Context: an optimization exercise on an open-source flow, tuned for small area and a short achievable clock period. The choices shown serve that exercise and are no tape-out recipe.
Function was checked by simulation only, so behaviour that the tests miss may differ from the original.
The series may have gaps, and a smaller design here may also do less where the tests do not look.
Power and IR drop assume default switching activity.

Fig. 1: run 1, full-chip view from the flow's report step
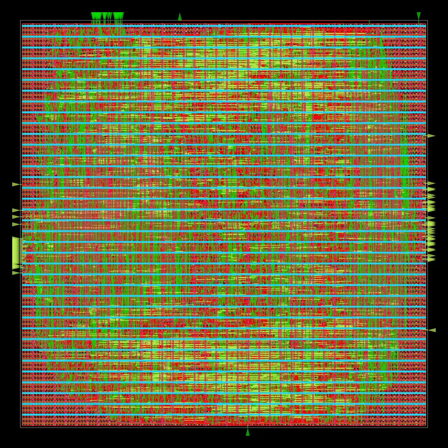
Fig. 2: run 1, M4 wires
The bar under the picture is 200 um long.
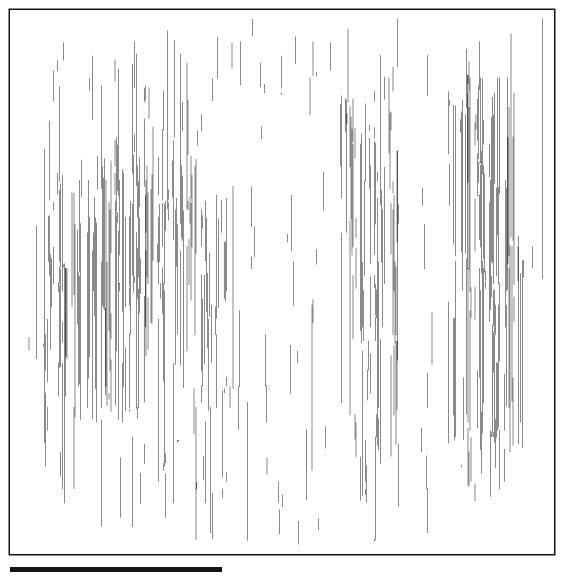
Fig. 3: run 1, the worst timing path
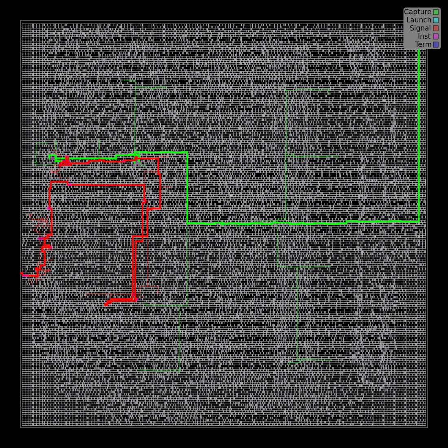
`config.mk`:
```
export PLATFORM = sky130hd
export DESIGN_NAME = MyFloatAccum
export DESIGN_NICKNAME = MyFloatAccum
export VERILOG_FILES = /design/flow/design.v
export SDC_FILE = /design/flow/constraint.sdc
export NUM_CORES = 4
export LEC_CHECK = 0
export CAP_MARGIN = 20
export CORE_MARGIN = 2
export CORE_UTILIZATION = 40
export SLEW_MARGIN = 20
```
`constraint.sdc`:
```
create_clock -name core_clock -period 12.0 [get_ports {clk}]
set_input_delay 2.4000 -clock core_clock [delete_from_list [all_inputs] [get_ports {clk}]]
set_output_delay 2.4000 -clock core_clock [all_outputs]
set_load 0.01 [all_outputs]
```
`design.v`:
```
`timescale 1ns / 1ps
module clz #(
             parameter DATA_W = 279,
             parameter OUT_W = 9
             )
  (
   input [DATA_W-1:0]     data_i,
   output reg [OUT_W-1:0] data_o
   );
   localparam BIT_W = $clog2(DATA_W+1);
   integer                         i;
   always @* begin
      data_o = DATA_W[BIT_W-1:0];
      for (i=0; i < DATA_W; i=i+1) begin
         if (data_i[i]) begin
            data_o = (DATA_W[BIT_W-1:0] - i[BIT_W-1:0] - 1);
         end
      end
   end
endmodule
`timescale 1ns / 1ps
module FloatToLargeInteger (
   input [31:0] in_i,
   output reg [278:0] out_o   
);
   wire [  7:0] exponent = in_i[30:23];
   wire [ 23:0] mantissa = {(exponent == 8'h00 ? 1'b0 : 1'b1), in_i[22:0]};
   wire         sign = in_i[31];
   reg  [278:0] temp;
   always @* begin
      temp       = 0;
      temp[23:0] = mantissa;
      out_o      = sign ? -(temp << exponent) : (temp << exponent);
   end
endmodule   
`timescale 1ns / 1ps
/*verilator lint_off WIDTH*/
module MyFloatAccum #(
   parameter DATA_W   = 32,
   parameter STRIDE_W = 16,
   parameter DELAY_W  = 7
) (
   input clk,
   input rst,
   input run,
   input running,
   input [STRIDE_W-1:0] strideMinusOne,
   input [DATA_W-1:0] in0,
   (* versat_latency = 4 *) output reg [31:0] out0,
   input [DELAY_W-1:0] delay0
);
   reg [31:0] delay;
   wire [31:0] delay0_int, stride_int;
   generate
      if (DELAY_W < 32) begin : gen_pad_delay0
         assign delay0_int = {{(32 - DELAY_W) {1'b0}}, delay0};
      end else begin : gen_delay0
         assign delay0_int = delay0;
      end
      if (STRIDE_W < 32) begin : gen_pad_stride
         assign stride_int = {{(32 - STRIDE_W) {1'b0}}, strideMinusOne};
      end else begin : gen_stride
         assign stride_int = strideMinusOne;
      end
   endgenerate
   always @(posedge clk, posedge rst) begin
      if (rst) begin
         delay <= 0;
      end else if (run) begin
         delay <= delay0_int;
      end else if (|delay) begin
         delay <= delay - 1;
      end else begin
         delay <= stride_int;
      end
   end
   wire         doAccum = (delay == 0);
   wire [278:0] in0_decoded;
   reg  [278:0] accum;
   reg          doAccum_2;
   FloatToLargeInteger conv (
      .in_i (in0),
      .out_o(in0_decoded)
   );
   reg [278:0] in0_decoded_reg;
   always @(posedge clk, posedge rst) begin
      if (rst) begin
         doAccum_2       <= 0;
         in0_decoded_reg <= 0;
      end else if (running) begin
         doAccum_2       <= doAccum;
         in0_decoded_reg <= in0_decoded;
      end
   end
   always @(posedge clk, posedge rst) begin
      if (rst) begin
         accum <= 0;
      end else begin
         if (doAccum_2) begin
            accum <= in0_decoded_reg;
         end else if (running) begin
            accum <= in0_decoded_reg + accum;
         end
      end
   end
   wire [8:0] lzc, nlzc;
   wire [278:0] negatedAccum = -accum;
   clz #(
      .DATA_W(279)
   ) count (
      .data_i(accum),
      .data_o(lzc)
   );
   clz #(
      .DATA_W(279)
   ) countNeg (
      .data_i(negatedAccum),
      .data_o(nlzc)
   );
   reg          sign_reg;
   reg  [  7:0] exponent;
   reg  [278:0] accum_reg;
   reg  [278:0] accumNeg_reg;
   wire         sign = accum[278];
   always @(posedge clk, posedge rst) begin
      if (rst) begin
         sign_reg     <= 0;
         accum_reg    <= 0;
         accumNeg_reg <= 0;
         exponent     <= 0;
      end else if (running) begin
         accum_reg    <= accum;
         accumNeg_reg <= negatedAccum;
         sign_reg     <= sign;
         if (lzc == 9'd279) begin
            exponent <= 0;
         end else begin
            if (sign) begin
               exponent <= 8'hff - nlzc[7:0];
            end else begin
               exponent <= 8'hff - lzc[7:0];
            end
         end
      end
   end
   reg        signal_final;
   reg [ 7:0] exponent_final;
   reg [22:0] mantissa_final;
   always @(posedge clk, posedge rst) begin
      if (rst) begin
         signal_final   <= 0;
         exponent_final <= 0;
         mantissa_final <= 0;
      end else if (running) begin
         signal_final   <= sign_reg;
         exponent_final <= exponent;
         if (sign_reg) begin
            mantissa_final <= accumNeg_reg[{1'b0, exponent}+:23];
         end else begin
            mantissa_final <= accum_reg[{1'b0, exponent}+:23];
         end
      end
   end
   assign out0 = {signal_final, exponent_final, mantissa_final};
endmodule
```
`run.sh`:
```
#!/bin/bash
# synth_recipe.tcl (not shown) runs the flow's synth.tcl, then flattens the netlist and writes it again
# the make line also repeats each setting of config.mk as NAME=value (left out here)
make -C /OpenROAD-flow-scripts/flow DESIGN_CONFIG=/design/flow/config.mk WORK_HOME=/design/flow/orfs CLKGATE_MAP_FILE= SYNTH_SCRIPT=/design/flow/synth_recipe.tcl finish
```
==> results.sh, run 1 <==
export IMPL_status="no timing/DRC/antenna violations"
export IMPL_worst_pin_slew_ns=1.23
export IMPL_diodes=10
export IMPL_buf_share_pct=3.17
export IMPL_drtPass1Iterations=8
export IMPL_taps=3384
export IMPL_skew_ns=0.0463
export IMPL_crit_path_end_kind="register"
export IMPL_hold_ws_ns=0.503
export IMPL_cts_buffers=149
export IMPL_seq_area_share_pct=26.2
export IMPL_r2r_start="accum[39]"
export IMPL_yosysMostFrequentCell="nand2_1"
export IMPL_hold_class="reg2reg"
export IMPL_ys_seq_area_share_pct=28.7
export IMPL_clock_buffers=196
export IMPL_multi_input_area_share_pct=61.5
export IMPL_power_frac_comb_pct=63.0
export IMPL_worstPathArrival_ns=10.17
export IMPL_power_clock_uw=4780
export IMPL_p_clk_share_pct=13.8
export IMPL_power_leader="combinational logic"
export IMPL_p_total_uw=34800
export IMPL_ys_types=117
export IMPL_inverters=238
export IMPL_io_buffers=90
export IMPL_grt_max_degree=209
export IMPL_seq_cells=1187
export IMPL_top_usage_layer="met1"
export IMPL_crit_start="in0[25]"
export IMPL_cts_setup_buffers=0
export IMPL_ctsResizeCount=0
export IMPL_synth_top_family_by_area="multiplexers"
export IMPL_drc=0
export IMPL_clockRootBuffer="clkbuf_16"
export IMPL_wl_met3_mm=48.6
export IMPL_final_seq_area_um2=29700
export IMPL_hold_buffers=0
export IMPL_yosys_area_share_simple_pct=18.8
export IMPL_grt_overflow_total=0
export IMPL_area_growth_pct=9.55
Back to the opening pictures, Fig. 1:
Layout Cells excl Fill: 15.4k
num ports: 91

Back to the opening pictures, Fig. 2:
344 nets have wire on it. The layer holds 6.7% of the routed length.
routed vias: 99.8k
Total Wirelength: 473 mm

Back to the opening pictures, Fig. 3:
fin util: 44.1%
final worst slack: 2.54 ns

## Run 2: files that changed since run 1, shown whole
==> design.v <==
`timescale 1ns / 1ps
module clz #(
   parameter LOG_W = 8
) (
   input  [(1<<LOG_W)-1:0] data_i,
   output                  valid_o,
   output [   LOG_W-1:0]   pos_o
);
   localparam W = 1 << LOG_W;
   wire [W-1:0] v[0:LOG_W];
   wire [W*LOG_W-1:0] p[0:LOG_W];
   assign v[0] = data_i;
   assign p[0] = 0;
   genvar l, g;
   generate
      for (l = 1; l <= LOG_W; l = l + 1) begin : lvl
         for (g = 0; g < (W >> l); g = g + 1) begin : grp
            wire vh = v[l-1][2*g+1];
            wire vl = v[l-1][2*g];
            wire [LOG_W-1:0] ph = p[l-1][(2*g+1)*LOG_W+:LOG_W];
            wire [LOG_W-1:0] pl = p[l-1][(2*g)*LOG_W+:LOG_W];
            assign v[l][g] = vh | vl;
            assign p[l][g*LOG_W+:LOG_W] = vh ? (ph | (1 << (l - 1))) : pl;
         end
         assign v[l][W-1:(W>>l)] = 0;
         assign p[l][W*LOG_W-1:(W>>l)*LOG_W] = 0;
      end
   endgenerate
   assign valid_o = v[LOG_W][0];
   assign pos_o   = p[LOG_W][LOG_W-1:0];
endmodule
module ctz #(
   parameter LOG_W = 9
) (
   input  [(1<<LOG_W)-1:0] data_i,
   output                  valid_o,
   output [   LOG_W-1:0]   pos_o
);
   localparam W = 1 << LOG_W;
   wire [W-1:0] v[0:LOG_W];
   wire [W*LOG_W-1:0] p[0:LOG_W];
   assign v[0] = data_i;
   assign p[0] = 0;
   genvar l, g;
   generate
      for (l = 1; l <= LOG_W; l = l + 1) begin : lvl
         for (g = 0; g < (W >> l); g = g + 1) begin : grp
            wire vh = v[l-1][2*g+1];
            wire vl = v[l-1][2*g];
            wire [LOG_W-1:0] ph = p[l-1][(2*g+1)*LOG_W+:LOG_W];
            wire [LOG_W-1:0] pl = p[l-1][(2*g)*LOG_W+:LOG_W];
            assign v[l][g] = vh | vl;
            assign p[l][g*LOG_W+:LOG_W] = vl ? pl : (ph | (1 << (l - 1)));
         end
         assign v[l][W-1:(W>>l)] = 0;
         assign p[l][W*LOG_W-1:(W>>l)*LOG_W] = 0;
      end
   endgenerate
   assign valid_o = v[LOG_W][0];
   assign pos_o   = p[LOG_W][LOG_W-1:0];
endmodule
`timescale 1ns / 1ps
module FloatToLargeInteger (
   input  [31:0] in_i,
   output [55:0] win_o,
   output [ 2:0] seg_o
);
   wire [ 7:0] exponent = in_i[30:23];
   wire [23:0] mantissa = {(|exponent), in_i[22:0]};
   wire        sign     = in_i[31];
   wire [24:0] smant    = sign ? -{1'b0, mantissa} : {1'b0, mantissa};
   assign win_o = {{31{smant[24]}}, smant} << exponent[4:0];
   assign seg_o = exponent[7:5];
endmodule   
module FloatToLargeIntegerPlace (
   input      [ 55:0] win_i,
   input      [  2:0] seg_i,
   output reg [278:0] out_o
);
   wire        fill = win_i[55];
   reg  [ 7:0] sel;
   integer j, k;
   always @* begin
      for (k = 0; k < 8; k = k + 1) sel[k] = (seg_i == k);
      for (j = 0; j < 279; j = j + 1) begin
         out_o[j] = 1'b0;
         for (k = 0; k < 8; k = k + 1) begin
            if (j >= 32 * k && j < 32 * k + 56) out_o[j] = out_o[j] | (sel[k] & win_i[j-32*k]);
            else if (j >= 32 * k + 56) out_o[j] = out_o[j] | (sel[k] & fill);
         end
      end
   end
endmodule   
`timescale 1ns / 1ps
/*verilator lint_off WIDTH*/
module MyFloatAccum #(
   parameter DATA_W   = 32,
   parameter STRIDE_W = 16,
   parameter DELAY_W  = 7
) (
   input clk,
   input rst,
   input run,
   input running,
   input [STRIDE_W-1:0] strideMinusOne,
   input [DATA_W-1:0] in0,
   (* versat_latency = 4 *) output reg [31:0] out0,
   input [DELAY_W-1:0] delay0
);
   localparam CNT_W = (STRIDE_W > DELAY_W) ? STRIDE_W : DELAY_W;
   reg [CNT_W-1:0] delay;
   always @(posedge clk, posedge rst) begin
      if (rst) begin
         delay <= 0;
      end else if (run) begin
         delay <= delay0;
      end else if (|delay) begin
         delay <= delay - 1;
      end else begin
         delay <= strideMinusOne;
      end
   end
   wire [55:0] win0;
   wire [ 2:0] seg0;
   FloatToLargeInteger conv (
      .in_i (in0),
      .win_o(win0),
      .seg_o(seg0)
   );
   reg  [55:0] win0_reg;
   reg  [ 2:0] seg0_reg;
   reg         doAccum_2;
   always @(posedge clk, posedge rst) begin
      if (rst) begin
         doAccum_2 <= 0;
         win0_reg  <= 0;
         seg0_reg  <= 0;
      end else if (running) begin
         doAccum_2 <= (delay == 0);
         win0_reg  <= win0;
         seg0_reg  <= seg0;
      end
   end
   wire [278:0] addend;
   FloatToLargeIntegerPlace place (
      .win_i(win0_reg),
      .seg_i(seg0_reg),
      .out_o(addend)
   );
   reg  [278:0] accum;
   wire [278:0] sum;
   add279 adder (
      .a_i ((doAccum_2 ? 279'd0 : accum)),
      .b_i (addend),
      .en_i(doAccum_2 | running),
      .y_o (sum)
   );
   always @(posedge clk, posedge rst) begin
      if (rst) begin
         accum <= 0;
      end else begin
         accum <= sum;
      end
   end
   wire         sign = accum[278];
   wire [278:0] y = accum ^ {279{sign}};
   wire         hiValid;
   wire [  7:0] hiPos;
   clz #(
      .LOG_W(8)
   ) countHi (
      .data_i (y[278:23]),
      .valid_o(hiValid),
      .pos_o  (hiPos)
   );
   reg  [  4:0] loPos;
   reg          loValid;
   integer i;
   always @* begin
      loPos   = 0;
      loValid = 0;
      for (i = 0; i < 23; i = i + 1) begin
         if (y[i]) begin
            loPos   = i;
            loValid = 1;
         end
      end
   end
   wire [277:0] sh0 = y[277:0];
   wire [149:0] sh7 = hiPos[7] ? sh0[128+:150] : sh0[0+:150];
   wire [ 85:0] sh6 = hiPos[6] ? sh7[64+:86] : sh7[0+:86];
   wire [ 53:0] sh5 = hiPos[5] ? sh6[32+:54] : sh6[0+:54];
   wire [  2:0] onesHi = {&sh0[127:0], &sh7[63:0], &sh6[31:0]};
   wire         carryHi = sign & (&(onesHi | ~hiPos[7:5]));
   wire [ 22:0] yLo = y[22:0];
   wire         carryLo = sign & ~|(yLo & (yLo + 23'd1));
   wire [  7:0] expo = hiValid ? hiPos : loValid ? (8'd233 + loPos) : sign ? 8'd232 : 8'd0;
   reg          sign_reg;
   reg          small_reg;
   reg          carry_reg;
   reg  [  7:0] expo_reg;
   reg  [ 53:0] sh5_reg;
   always @(posedge clk, posedge rst) begin
      if (rst) begin
         sign_reg  <= 0;
         small_reg <= 0;
         carry_reg <= 0;
         expo_reg  <= 0;
         sh5_reg   <= 0;
      end else if (running) begin
         sign_reg  <= sign;
         small_reg <= ~hiValid;
         carry_reg <= hiValid ? carryHi : carryLo;
         expo_reg  <= expo;
         sh5_reg   <= sh5;
      end
   end
   wire [ 37:0] sh4 = expo_reg[4] ? sh5_reg[16+:38] : sh5_reg[0+:38];
   wire [ 29:0] sh3 = expo_reg[3] ? sh4[8+:30] : sh4[0+:30];
   wire [ 25:0] sh2 = expo_reg[2] ? sh3[4+:26] : sh3[0+:26];
   wire [ 23:0] sh1 = expo_reg[1] ? sh2[2+:24] : sh2[0+:24];
   wire [ 22:0] win = expo_reg[0] ? sh1[1+:23] : sh1[0+:23];
   wire [  4:0] onesLo = {&sh5_reg[15:0], &sh4[7:0], &sh3[3:0], &sh2[1:0], sh1[0]};
   wire         carry = carry_reg & (small_reg | (&(onesLo | ~expo_reg[4:0])));
   wire [ 23:0] mantSum = {1'b0, win} + carry;
   wire         expInc = small_reg ? carry : mantSum[23];
   always @(posedge clk, posedge rst) begin
      if (rst) begin
         out0 <= 0;
      end else if (running) begin
         out0 <= {sign_reg, expo_reg + expInc, small_reg ? 23'd0 : mantSum[22:0]};
      end
   end
endmodule
module add279 (
   input  [278:0] a_i,
   input  [278:0] b_i,
   input          en_i,
   output [278:0] y_o
);
   localparam N = 279;
   reg [N-1:0] g, p, G, P;
   integer i, l;
   always @* begin
      g = a_i & b_i;
      p = a_i ^ b_i;
      G = g;
      P = p;
      for (l = 0; l < 9; l = l + 1) begin
         for (i = 0; i < N; i = i + 1) begin
            if (i & (1 << l)) begin
               G[i] = G[i] | (P[i] & G[((i>>l)<<l)-1]);
               P[i] = P[i] & P[((i>>l)<<l)-1];
            end
         end
      end
   end
   assign y_o = a_i ^ ({N{en_i}} & (b_i ^ {G[N-2:0], 1'b0}));
endmodule
==> config.mk <==
export PLATFORM = sky130hd
export DESIGN_NAME = MyFloatAccum
export DESIGN_NICKNAME = MyFloatAccum
export VERILOG_FILES = /design/flow/design.v
export SDC_FILE = /design/flow/constraint.sdc
export NUM_CORES = 4
export LEC_CHECK = 0
export CAP_MARGIN = 20
export CORE_MARGIN = 2
export CORE_UTILIZATION = 55
export SLEW_MARGIN = 20
Fig. 4: run 2, placement by cell class
The bar under the picture is 100 um long.
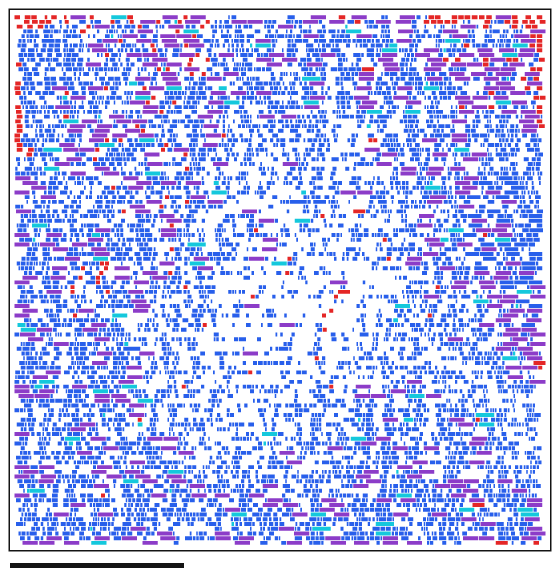
Cyan is clock drivers and dummy loads, cells 102, share of their area 3.6%. Blue is combinational and other logic, cells 5712, share of their area 72%. Red is remaining buffers and delay cells, cells 186, share of their area 3.2%. Purple is sequential cells, cells 452, share of their area 21%.
post-route cell area: 54700 um^2
Seq area share: 20.7%

Fig. 5: run 2, M4 wires
The bar under the picture is 100 um long.
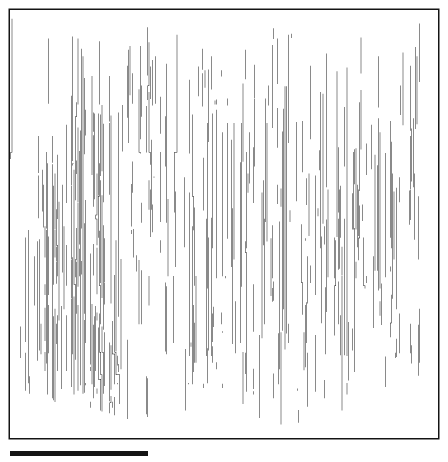
The longest straight run is 244 um. The wires run mostly vertical. 219 nets have wire on it. The layer carries 17200 um of wire.
Total Wirelength: 228 mm
routed vias: 53.6k

Fig. 6: run 2, full-chip view from the flow's report step
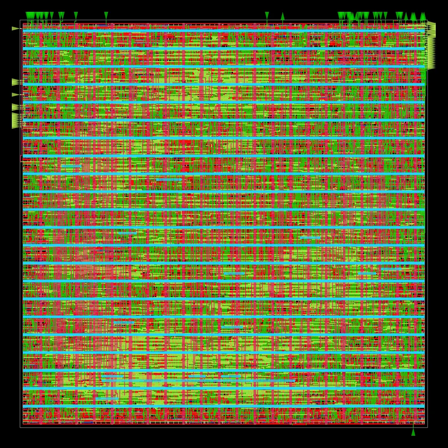
die height: 310 um
Die W: 310 um

==> run 2 against run 1 <==
  * Still clean
  * Worst hold slack got worse by 0.020 ns
  * Combinational power decreased by 65%
  * Clock-buffer cell count decreased by 119
  * Cell count decreased by 50%
  * Synthesized cell count decreased by 45%
  * Non-clock buffer count decreased by 236
  * First-iteration DRC count decreased by 40%
  * Wire length decreased by 52%
  * Critical path type is now reg2reg
  * Critical endpoint is now accum[174]
  * Largest cell class unchanged
  * Largest power group unchanged
  * Highest routed layer is now met5
==> results.sh, run 2 <==
export IMPL_worst_pin_slew_ns=1.39
export IMPL_r2r_start="seg0_reg[2]"
export IMPL_status="no timing/DRC/antenna violations"
export IMPL_crit_start="seg0_reg[2]"
export IMPL_slew_headroom_pct=7.50
export IMPL_top_usage_layer="met2"
export IMPL_yosys_area_share_simple_pct=21.8
export IMPL_netlist_instances=6684
export IMPL_power_leader="combinational logic"
export IMPL_cts_setup_buffers=0
export IMPL_io_buffers=90
export IMPL_ctsResizeCount=0
export IMPL_antenna_found_initial=21
export IMPL_pg_seq_uw=3620
export IMPL_start_util_pct=55.4
export IMPL_skew_ns=0.0315
export IMPL_ir_drop_mv=0.174
export IMPL_clockRootBuffer="clkbuf_16"
export IMPL_wl_met1_mm=87.2
export IMPL_drc=0
export IMPL_ys_ff_latch=452
export IMPL_ys_seq_area_share_pct=21.9
export IMPL_instances_no_fill=7728
export IMPL_cts_buffers=56
export IMPL_drtPass1Iterations=7
export IMPL_setup_ws_ns=4.55
export IMPL_ys_types=111
export IMPL_wl_met3_mm=29.5
export IMPL_yosysMostFrequentCell="nand2_1"
export IMPL_final_seq_area_um2=11300
export IMPL_hold_class="reg2reg"
export IMPL_p_clk_share_pct=14.1
export IMPL_synth_top_family_by_area="compound AO/OA/AOI/OAI gates"
export IMPL_multi_input_area_share_pct=68.0
export IMPL_area_growth_pct=6.06
export IMPL_route_met2_wl_mm=93.4
export IMPL_postLayoutCoreUtil_pct=58.7
export IMPL_buf_share_pct=3.09
export IMPL_hold_viol=0
export IMPL_hold_buffers=0
export IMPL_worst_path_most_repeated_cell="buf_4"
export IMPL_inverters=250
export IMPL_grt_max_degree=163
export IMPL_hold_ws_ns=0.483
export IMPL_grt_overflow_total=0
export IMPL_power_frac_comb_pct=58.1
export IMPL_diodes=22
export IMPL_crit_path_end_kind="register"
export IMPL_p_total_uw=13000
export IMPL_power_clock_uw=1840
export IMPL_taps=1254
export IMPL_crit_type="reg2reg"
export IMPL_worstPathArrival_ns=8.01
export IMPL_seq_cells=452
export IMPL_num_io_pins=91
--- run 3 (diff from run 2) ---
--- a/design.v
+++ b/design.v
@@ -63,31 +63,49 @@
 module FloatToLargeInteger (
    input  [31:0] in_i,
    output [55:0] win_o,
-   output [ 2:0] seg_o
+   output [ 7:0] selLo_o,
+   output [ 8:1] selHi_o,
+   output [ 8:2] selFill_o
 );
    wire [ 7:0] exponent = in_i[30:23];
    wire [23:0] mantissa = {(|exponent), in_i[22:0]};
    wire        sign     = in_i[31];
    wire [24:0] smant    = sign ? -{1'b0, mantissa} : {1'b0, mantissa};
-   assign win_o = {{31{smant[24]}}, smant} << exponent[4:0];
-   assign seg_o = exponent[7:5];
+   wire        fill     = smant[24];
+   wire [ 2:0] seg      = exponent[7:5];
+   assign win_o = {{31{fill}}, smant} << exponent[4:0];
+   genvar m;
+   generate
+      for (m = 0; m <= 8; m = m + 1) begin : gen_sel
+         if (m <= 7) begin : gen_lo
+            assign selLo_o[m] = (seg == m);
+         end
+         if (m >= 1) begin : gen_hi
+            assign selHi_o[m] = (seg == m - 1);
+         end
+         if (m >= 2) begin : gen_fill
+            assign selFill_o[m] = fill & (seg < m - 1);
+         end
+      end
+   endgenerate
 endmodule   
 module FloatToLargeIntegerPlace (
    input      [ 55:0] win_i,
-   input      [  2:0] seg_i,
+   input      [  7:0] selLo_i,
+   input      [  8:1] selHi_i,
+   input      [  8:2] selFill_i,
    output reg [278:0] out_o
 );
-   wire        fill = win_i[55];
-   reg  [ 7:0] sel;
-   integer j, k;
+   wire [63:0] winx = {{8{win_i[55]}}, win_i};
+   integer j, m, t;
    always @* begin
-      for (k = 0; k < 8; k = k + 1) sel[k] = (seg_i == k);
       for (j = 0; j < 279; j = j + 1) begin
+         m = j / 32;
+         t = j % 32;
          out_o[j] = 1'b0;
-         for (k = 0; k < 8; k = k + 1) begin
-            if (j >= 32 * k && j < 32 * k + 56) out_o[j] = out_o[j] | (sel[k] & win_i[j-32*k]);
-            else if (j >= 32 * k + 56) out_o[j] = out_o[j] | (sel[k] & fill);
-         end
+         if (m <= 7) out_o[j] = out_o[j] | (selLo_i[m] & winx[t]);
+         if (m >= 1) out_o[j] = out_o[j] | (selHi_i[m] & winx[32+t]);
+         if (m >= 2) out_o[j] = out_o[j] | selFill_i[m];
       end
    end
 endmodule   
@@ -121,46 +139,62 @@
       end
    end
    wire [55:0] win0;
-   wire [ 2:0] seg0;
+   wire [ 7:0] selLo;
+   wire [ 8:1] selHi;
+   wire [ 8:2] selFill;
    FloatToLargeInteger conv (
-      .in_i (in0),
-      .win_o(win0),
-      .seg_o(seg0)
+      .in_i     (in0),
+      .win_o    (win0),
+      .selLo_o  (selLo),
+      .selHi_o  (selHi),
+      .selFill_o(selFill)
    );
    reg  [55:0] win0_reg;
-   reg  [ 2:0] seg0_reg;
+   reg  [ 7:0] selLo_reg;
+   reg  [ 8:1] selHi_reg;
+   reg  [ 8:2] selFill_reg;
    reg         doAccum_2;
    always @(posedge clk, posedge rst) begin
       if (rst) begin
-         doAccum_2 <= 0;
-         win0_reg  <= 0;
-         seg0_reg  <= 0;
+         doAccum_2   <= 0;
+         win0_reg    <= 0;
+         selLo_reg   <= 0;
+         selHi_reg   <= 0;
+         selFill_reg <= 0;
       end else if (running) begin
-         doAccum_2 <= (delay == 0);
-         win0_reg  <= win0;
-         seg0_reg  <= seg0;
+         doAccum_2   <= (delay == 0);
+         win0_reg    <= win0;
+         selLo_reg   <= selLo;
+         selHi_reg   <= selHi;
+         selFill_reg <= selFill;
       end
    end
    wire [278:0] addend;
    FloatToLargeIntegerPlace place (
-      .win_i(win0_reg),
-      .seg_i(seg0_reg),
-      .out_o(addend)
-   );
+      .win_i    (win0_reg),
+      .selLo_i  (selLo_reg),
+      .selHi_i  (selHi_reg),
+      .selFill_i(selFill_reg),
+      .out_o    (addend)
+   );
+   reg          accumZero;
+   always @(posedge clk, posedge rst) begin
+      if (rst) begin
+         accumZero <= 1'b1;
+      end else begin
+         accumZero <= 1'b0;
+      end
+   end
    reg  [278:0] accum;
    wire [278:0] sum;
    add279 adder (
-      .a_i ((doAccum_2 ? 279'd0 : accum)),
+      .a_i (((doAccum_2 | accumZero) ? 279'd0 : accum)),
       .b_i (addend),
       .en_i(doAccum_2 | running),
       .y_o (sum)
    );
-   always @(posedge clk, posedge rst) begin
-      if (rst) begin
-         accum <= 0;
-      end else begin
-         accum <= sum;
-      end
+   always @(posedge clk) begin
+      accum <= sum;
    end
    wire         sign = accum[278];
    wire [278:0] y = accum ^ {279{sign}};
@@ -208,10 +242,10 @@
          expo_reg  <= 0;
          sh5_reg   <= 0;
       end else if (running) begin
-         sign_reg  <= sign;
-         small_reg <= ~hiValid;
-         carry_reg <= hiValid ? carryHi : carryLo;
-         expo_reg  <= expo;
+         sign_reg  <= sign & ~accumZero;
+         small_reg <= ~hiValid | accumZero;
+         carry_reg <= (hiValid ? carryHi : carryLo) & ~accumZero;
+         expo_reg  <= accumZero ? 8'd0 : expo;
          sh5_reg   <= sh5;
       end
    end
--- a/config.mk
+++ b/config.mk
@@ -8,4 +8,5 @@
 export CAP_MARGIN = 20
 export CORE_MARGIN = 2
 export CORE_UTILIZATION = 55
+export SETUP_SLACK_MARGIN = 5
 export SLEW_MARGIN = 20
Fig. 7: run 3, I/O pins on the die edge
The bar under the picture is 100 um long. Pins as bars across the die edge, other pins in gray.
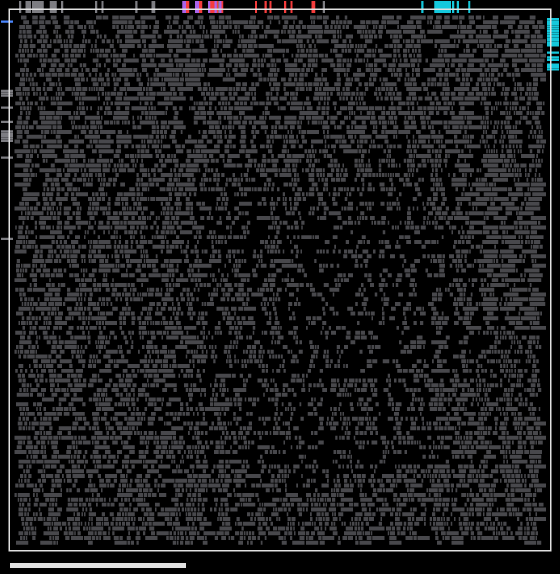
Cyan is out0, pins 32, direction output, edge 18 east, 14 north. Red is strideMinusOne, pins 16, direction input, edge north. Purple is delay0, pins 7, direction input, edge north. Blue is clk, pins 1, direction input, edge west.
Die W: 307 um
die height: 307 um
IO buf count: 90

Fig. 8: run 3, the worst timing path
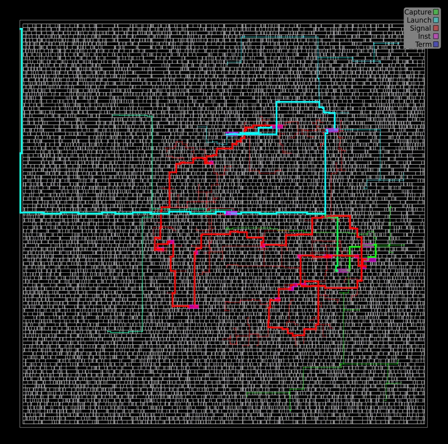
Tmin final: 6.88 ns
final worst slack: 5.12 ns
Layout Cells excl Fill: 7839

==> run 3 against run 2 <==
  * Sequential cell count increased by 13
  * Clock-buffer cell count unchanged
  * Die area decreased by 1.7%
  * Maximum frequency increased by 8.2%
  * Sequential share of layout area decreased by 1.8 points
  * Combinational power decreased by 41%
  * Critical path depth decreased by 6
  * First-iteration DRC count increased by 7.2%
  * Cell area decreased by 1.0%
  * Clock skew increased by 0.022 ns
  * Worst hold slack got worse by 0.0071 ns
  * Critical endpoint is now carry_reg
==> results.sh, run 3 <==
export IMPL_ys_seq_area_share_pct=20.2
export IMPL_diodes=13
export IMPL_status="no timing/DRC/antenna violations"
export IMPL_crit_start="accum[278]"
export IMPL_vias=54800
export IMPL_hold_ws_ns=0.476
export IMPL_yosysMostFrequentCell="nand2_1"
export IMPL_ys_types=96
export IMPL_multi_input_area_share_pct=69.3
export IMPL_hold_class="reg2reg"
export IMPL_drc=0
export IMPL_worst_pin_slew_ns=1.35
export IMPL_hold_viol=0
export IMPL_power_frac_comb_pct=47.7
export IMPL_muxShareOfSynthArea_pct=6.09
export IMPL_first_global_vias=48300
export IMPL_max_cap_violations=0
export IMPL_worstPathArrival_ns=7.46
export IMPL_seq_area_share_pct=19.0
export IMPL_stdcell_area_um2=54100
export IMPL_grt_pass1_wl_mm=328
export IMPL_crit_type="reg2reg"
export IMPL_netlist_instances=6840
export IMPL_buf_share_pct=3.40
export IMPL_ctsResizeCount=0
export IMPL_power_leader="combinational logic"
export IMPL_p_total_uw=9290
export IMPL_yosys_area_share_simple_pct=23.9
export IMPL_r2r_start="accum[278]"
export IMPL_start_util_pct=55.4
export IMPL_cp_slowest_cell="dfxtp_4"
export IMPL_skew_ns=0.0531
export IMPL_drtPass1Iterations=7
export IMPL_power_clock_uw=2030
export IMPL_top_usage_layer="met2"
export IMPL_wl_met3_mm=32.1
export IMPL_inverters=225
export IMPL_p_clk_share_pct=21.8
export IMPL_hold_buffers=0
export IMPL_cts_buffers=58
export IMPL_cts_setup_buffers=0
export IMPL_taps=1186
export IMPL_wl_met1_mm=89.3
export IMPL_final_seq_area_um2=10300
export IMPL_pg_comb_uw=4430
export IMPL_slew_headroom_pct=9.94
export IMPL_ys_ff_latch=465
export IMPL_antenna_found_initial=11
Fig. 9: run 3, full-chip view from the flow's report step
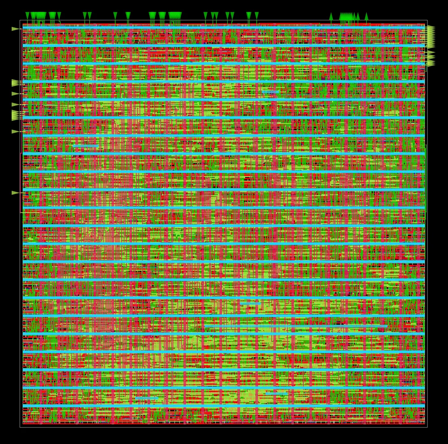
Total Wirelength: 230 mm
fin util: 59.1%

--- run 4 (diff from run 3) ---
--- a/config.mk
+++ b/config.mk
@@ -8,5 +8,4 @@
 export CAP_MARGIN = 20
 export CORE_MARGIN = 2
 export CORE_UTILIZATION = 55
-export SETUP_SLACK_MARGIN = 5
 export SLEW_MARGIN = 20
Fig. 10: run 4, the worst timing path
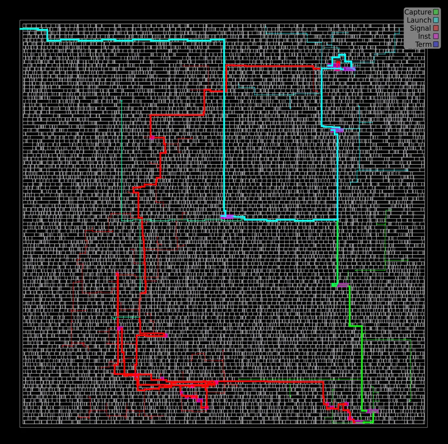
Setup TNS: 0 ns
final worst slack: 4.79 ns
fin util: 58.9%
Layout Cells excl Fill: 7831
Tmin final: 7.21 ns

Fig. 11: run 4, full-chip view from the flow's report step
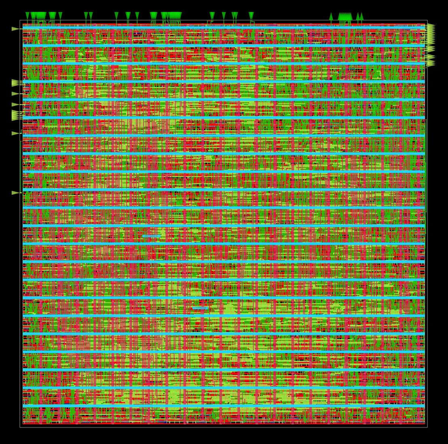
Total Wirelength: 228 mm
Row Count: 111
area of the die: 94600 um^2
post-route cell area: 53900 um^2

==> run 4 against run 3 <==
  * Still clean
  * Global-route usage shrank 0.16 points
  * Setup slack lost 0.33 ns
  * Register-to-register slack lost 0.33 ns
  * Clock skew grew 0.014 ns
  * Combinational power is essentially flat
  * Power shrank 2.1%
  * Clock power shrank 8%
  * Cell count shrank 0.10%
  * Sequential share of layout area grew 0.077 points
  * Sequential cell count is the same
  * Maximum frequency shrank 4.6%
  * Critical path type unchanged
  * Critical endpoint is now accum[155]
  * Highest routed layer unchanged
==> results.sh, run 4 <==
export IMPL_muxShareOfSynthArea_pct=6.09
export IMPL_status="no timing/DRC/antenna violations"
export IMPL_io_buffers=90
export IMPL_start_util_pct=55.4
export IMPL_hold_class="reg2reg"
export IMPL_wl_met3_mm=31.3
export IMPL_cts_setup_buffers=0
export IMPL_hold_ws_ns=0.483
export IMPL_power_clock_uw=1870
export IMPL_skew_ns=0.0669
export IMPL_wl_met1_mm=89.5
export IMPL_drc=0
export IMPL_worst_pin_slew_ns=1.32
export IMPL_diodes=8
export IMPL_max_cap_violations=0
export IMPL_final_seq_area_um2=10300
export IMPL_slew_headroom_pct=11.9
export IMPL_first_global_vias=48300
export IMPL_grt_pass1_wl_mm=328
export IMPL_fp_dieW_um=307
export IMPL_crit_start="doAccum_2"
export IMPL_ys_types=96
export IMPL_die_h_um=307
export IMPL_hold_viol=0
export IMPL_inverters=225
export IMPL_worstPathArrival_ns=7.76
export IMPL_hold_buffers=0
export IMPL_crit_type="reg2reg"
export IMPL_vias=54800
export IMPL_antenna_found_initial=13
export IMPL_pg_comb_uw=4420
Fig. 12: run 4, placement by cell class
The bar under the picture is 100 um long.
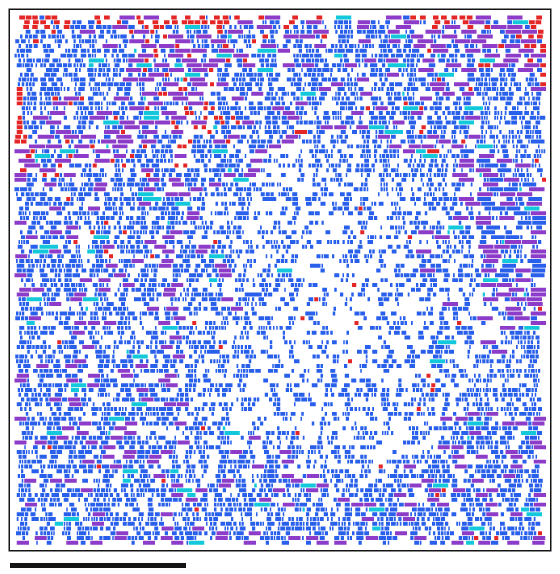
Red is remaining buffers and delay cells, cells 211, share of their area 3.5%. Cyan is clock drivers and dummy loads, cells 104, share of their area 3.7%. Blue is combinational and other logic, cells 5857, share of their area 73%. Purple is sequential cells, cells 465, share of their area 20%.
Seq area share: 19.0%
Core Area: 91500 um^2

==> static timing again, ports no longer ideal <==
The results above use ideal ports. As a check the final layouts listed here were re-extracted and re-timed, cells and wires unchanged. Step 1 assumes that a clkbuf_16 drives the clock port and a buf_2 every other input. Step 2 moves the port delays by t, midway between the first and last clock arrival at a register: inputs arrive t later, outputs are due t later. That takes back most of the time a late clock gives input paths. Slacks: no drivers / after step 1 / after step 2; pairs: no drivers / after step 1.
run | t, ns | slack for setup (ns) | slew at the worst register clock pin (ns)
run 1 | 0.954 | 2.535 / 2.622 / 1.668 | 0.07 / 0.07
run 2 | 0.754 | 4.553 / 4.553 / 4.553 | 0.07 / 0.07
run 3 | 0.760 | 5.118 / 5.118 / 5.118 | 0.08 / 0.08
run 4 | 0.776 | 4.787 / 4.787 / 4.787 | 0.07 / 0.07
After both steps every run listed still meets setup and hold. The setup slack of run 1, which loses most, moves by +0.087 ns with the drivers and by -0.867 ns with both steps.
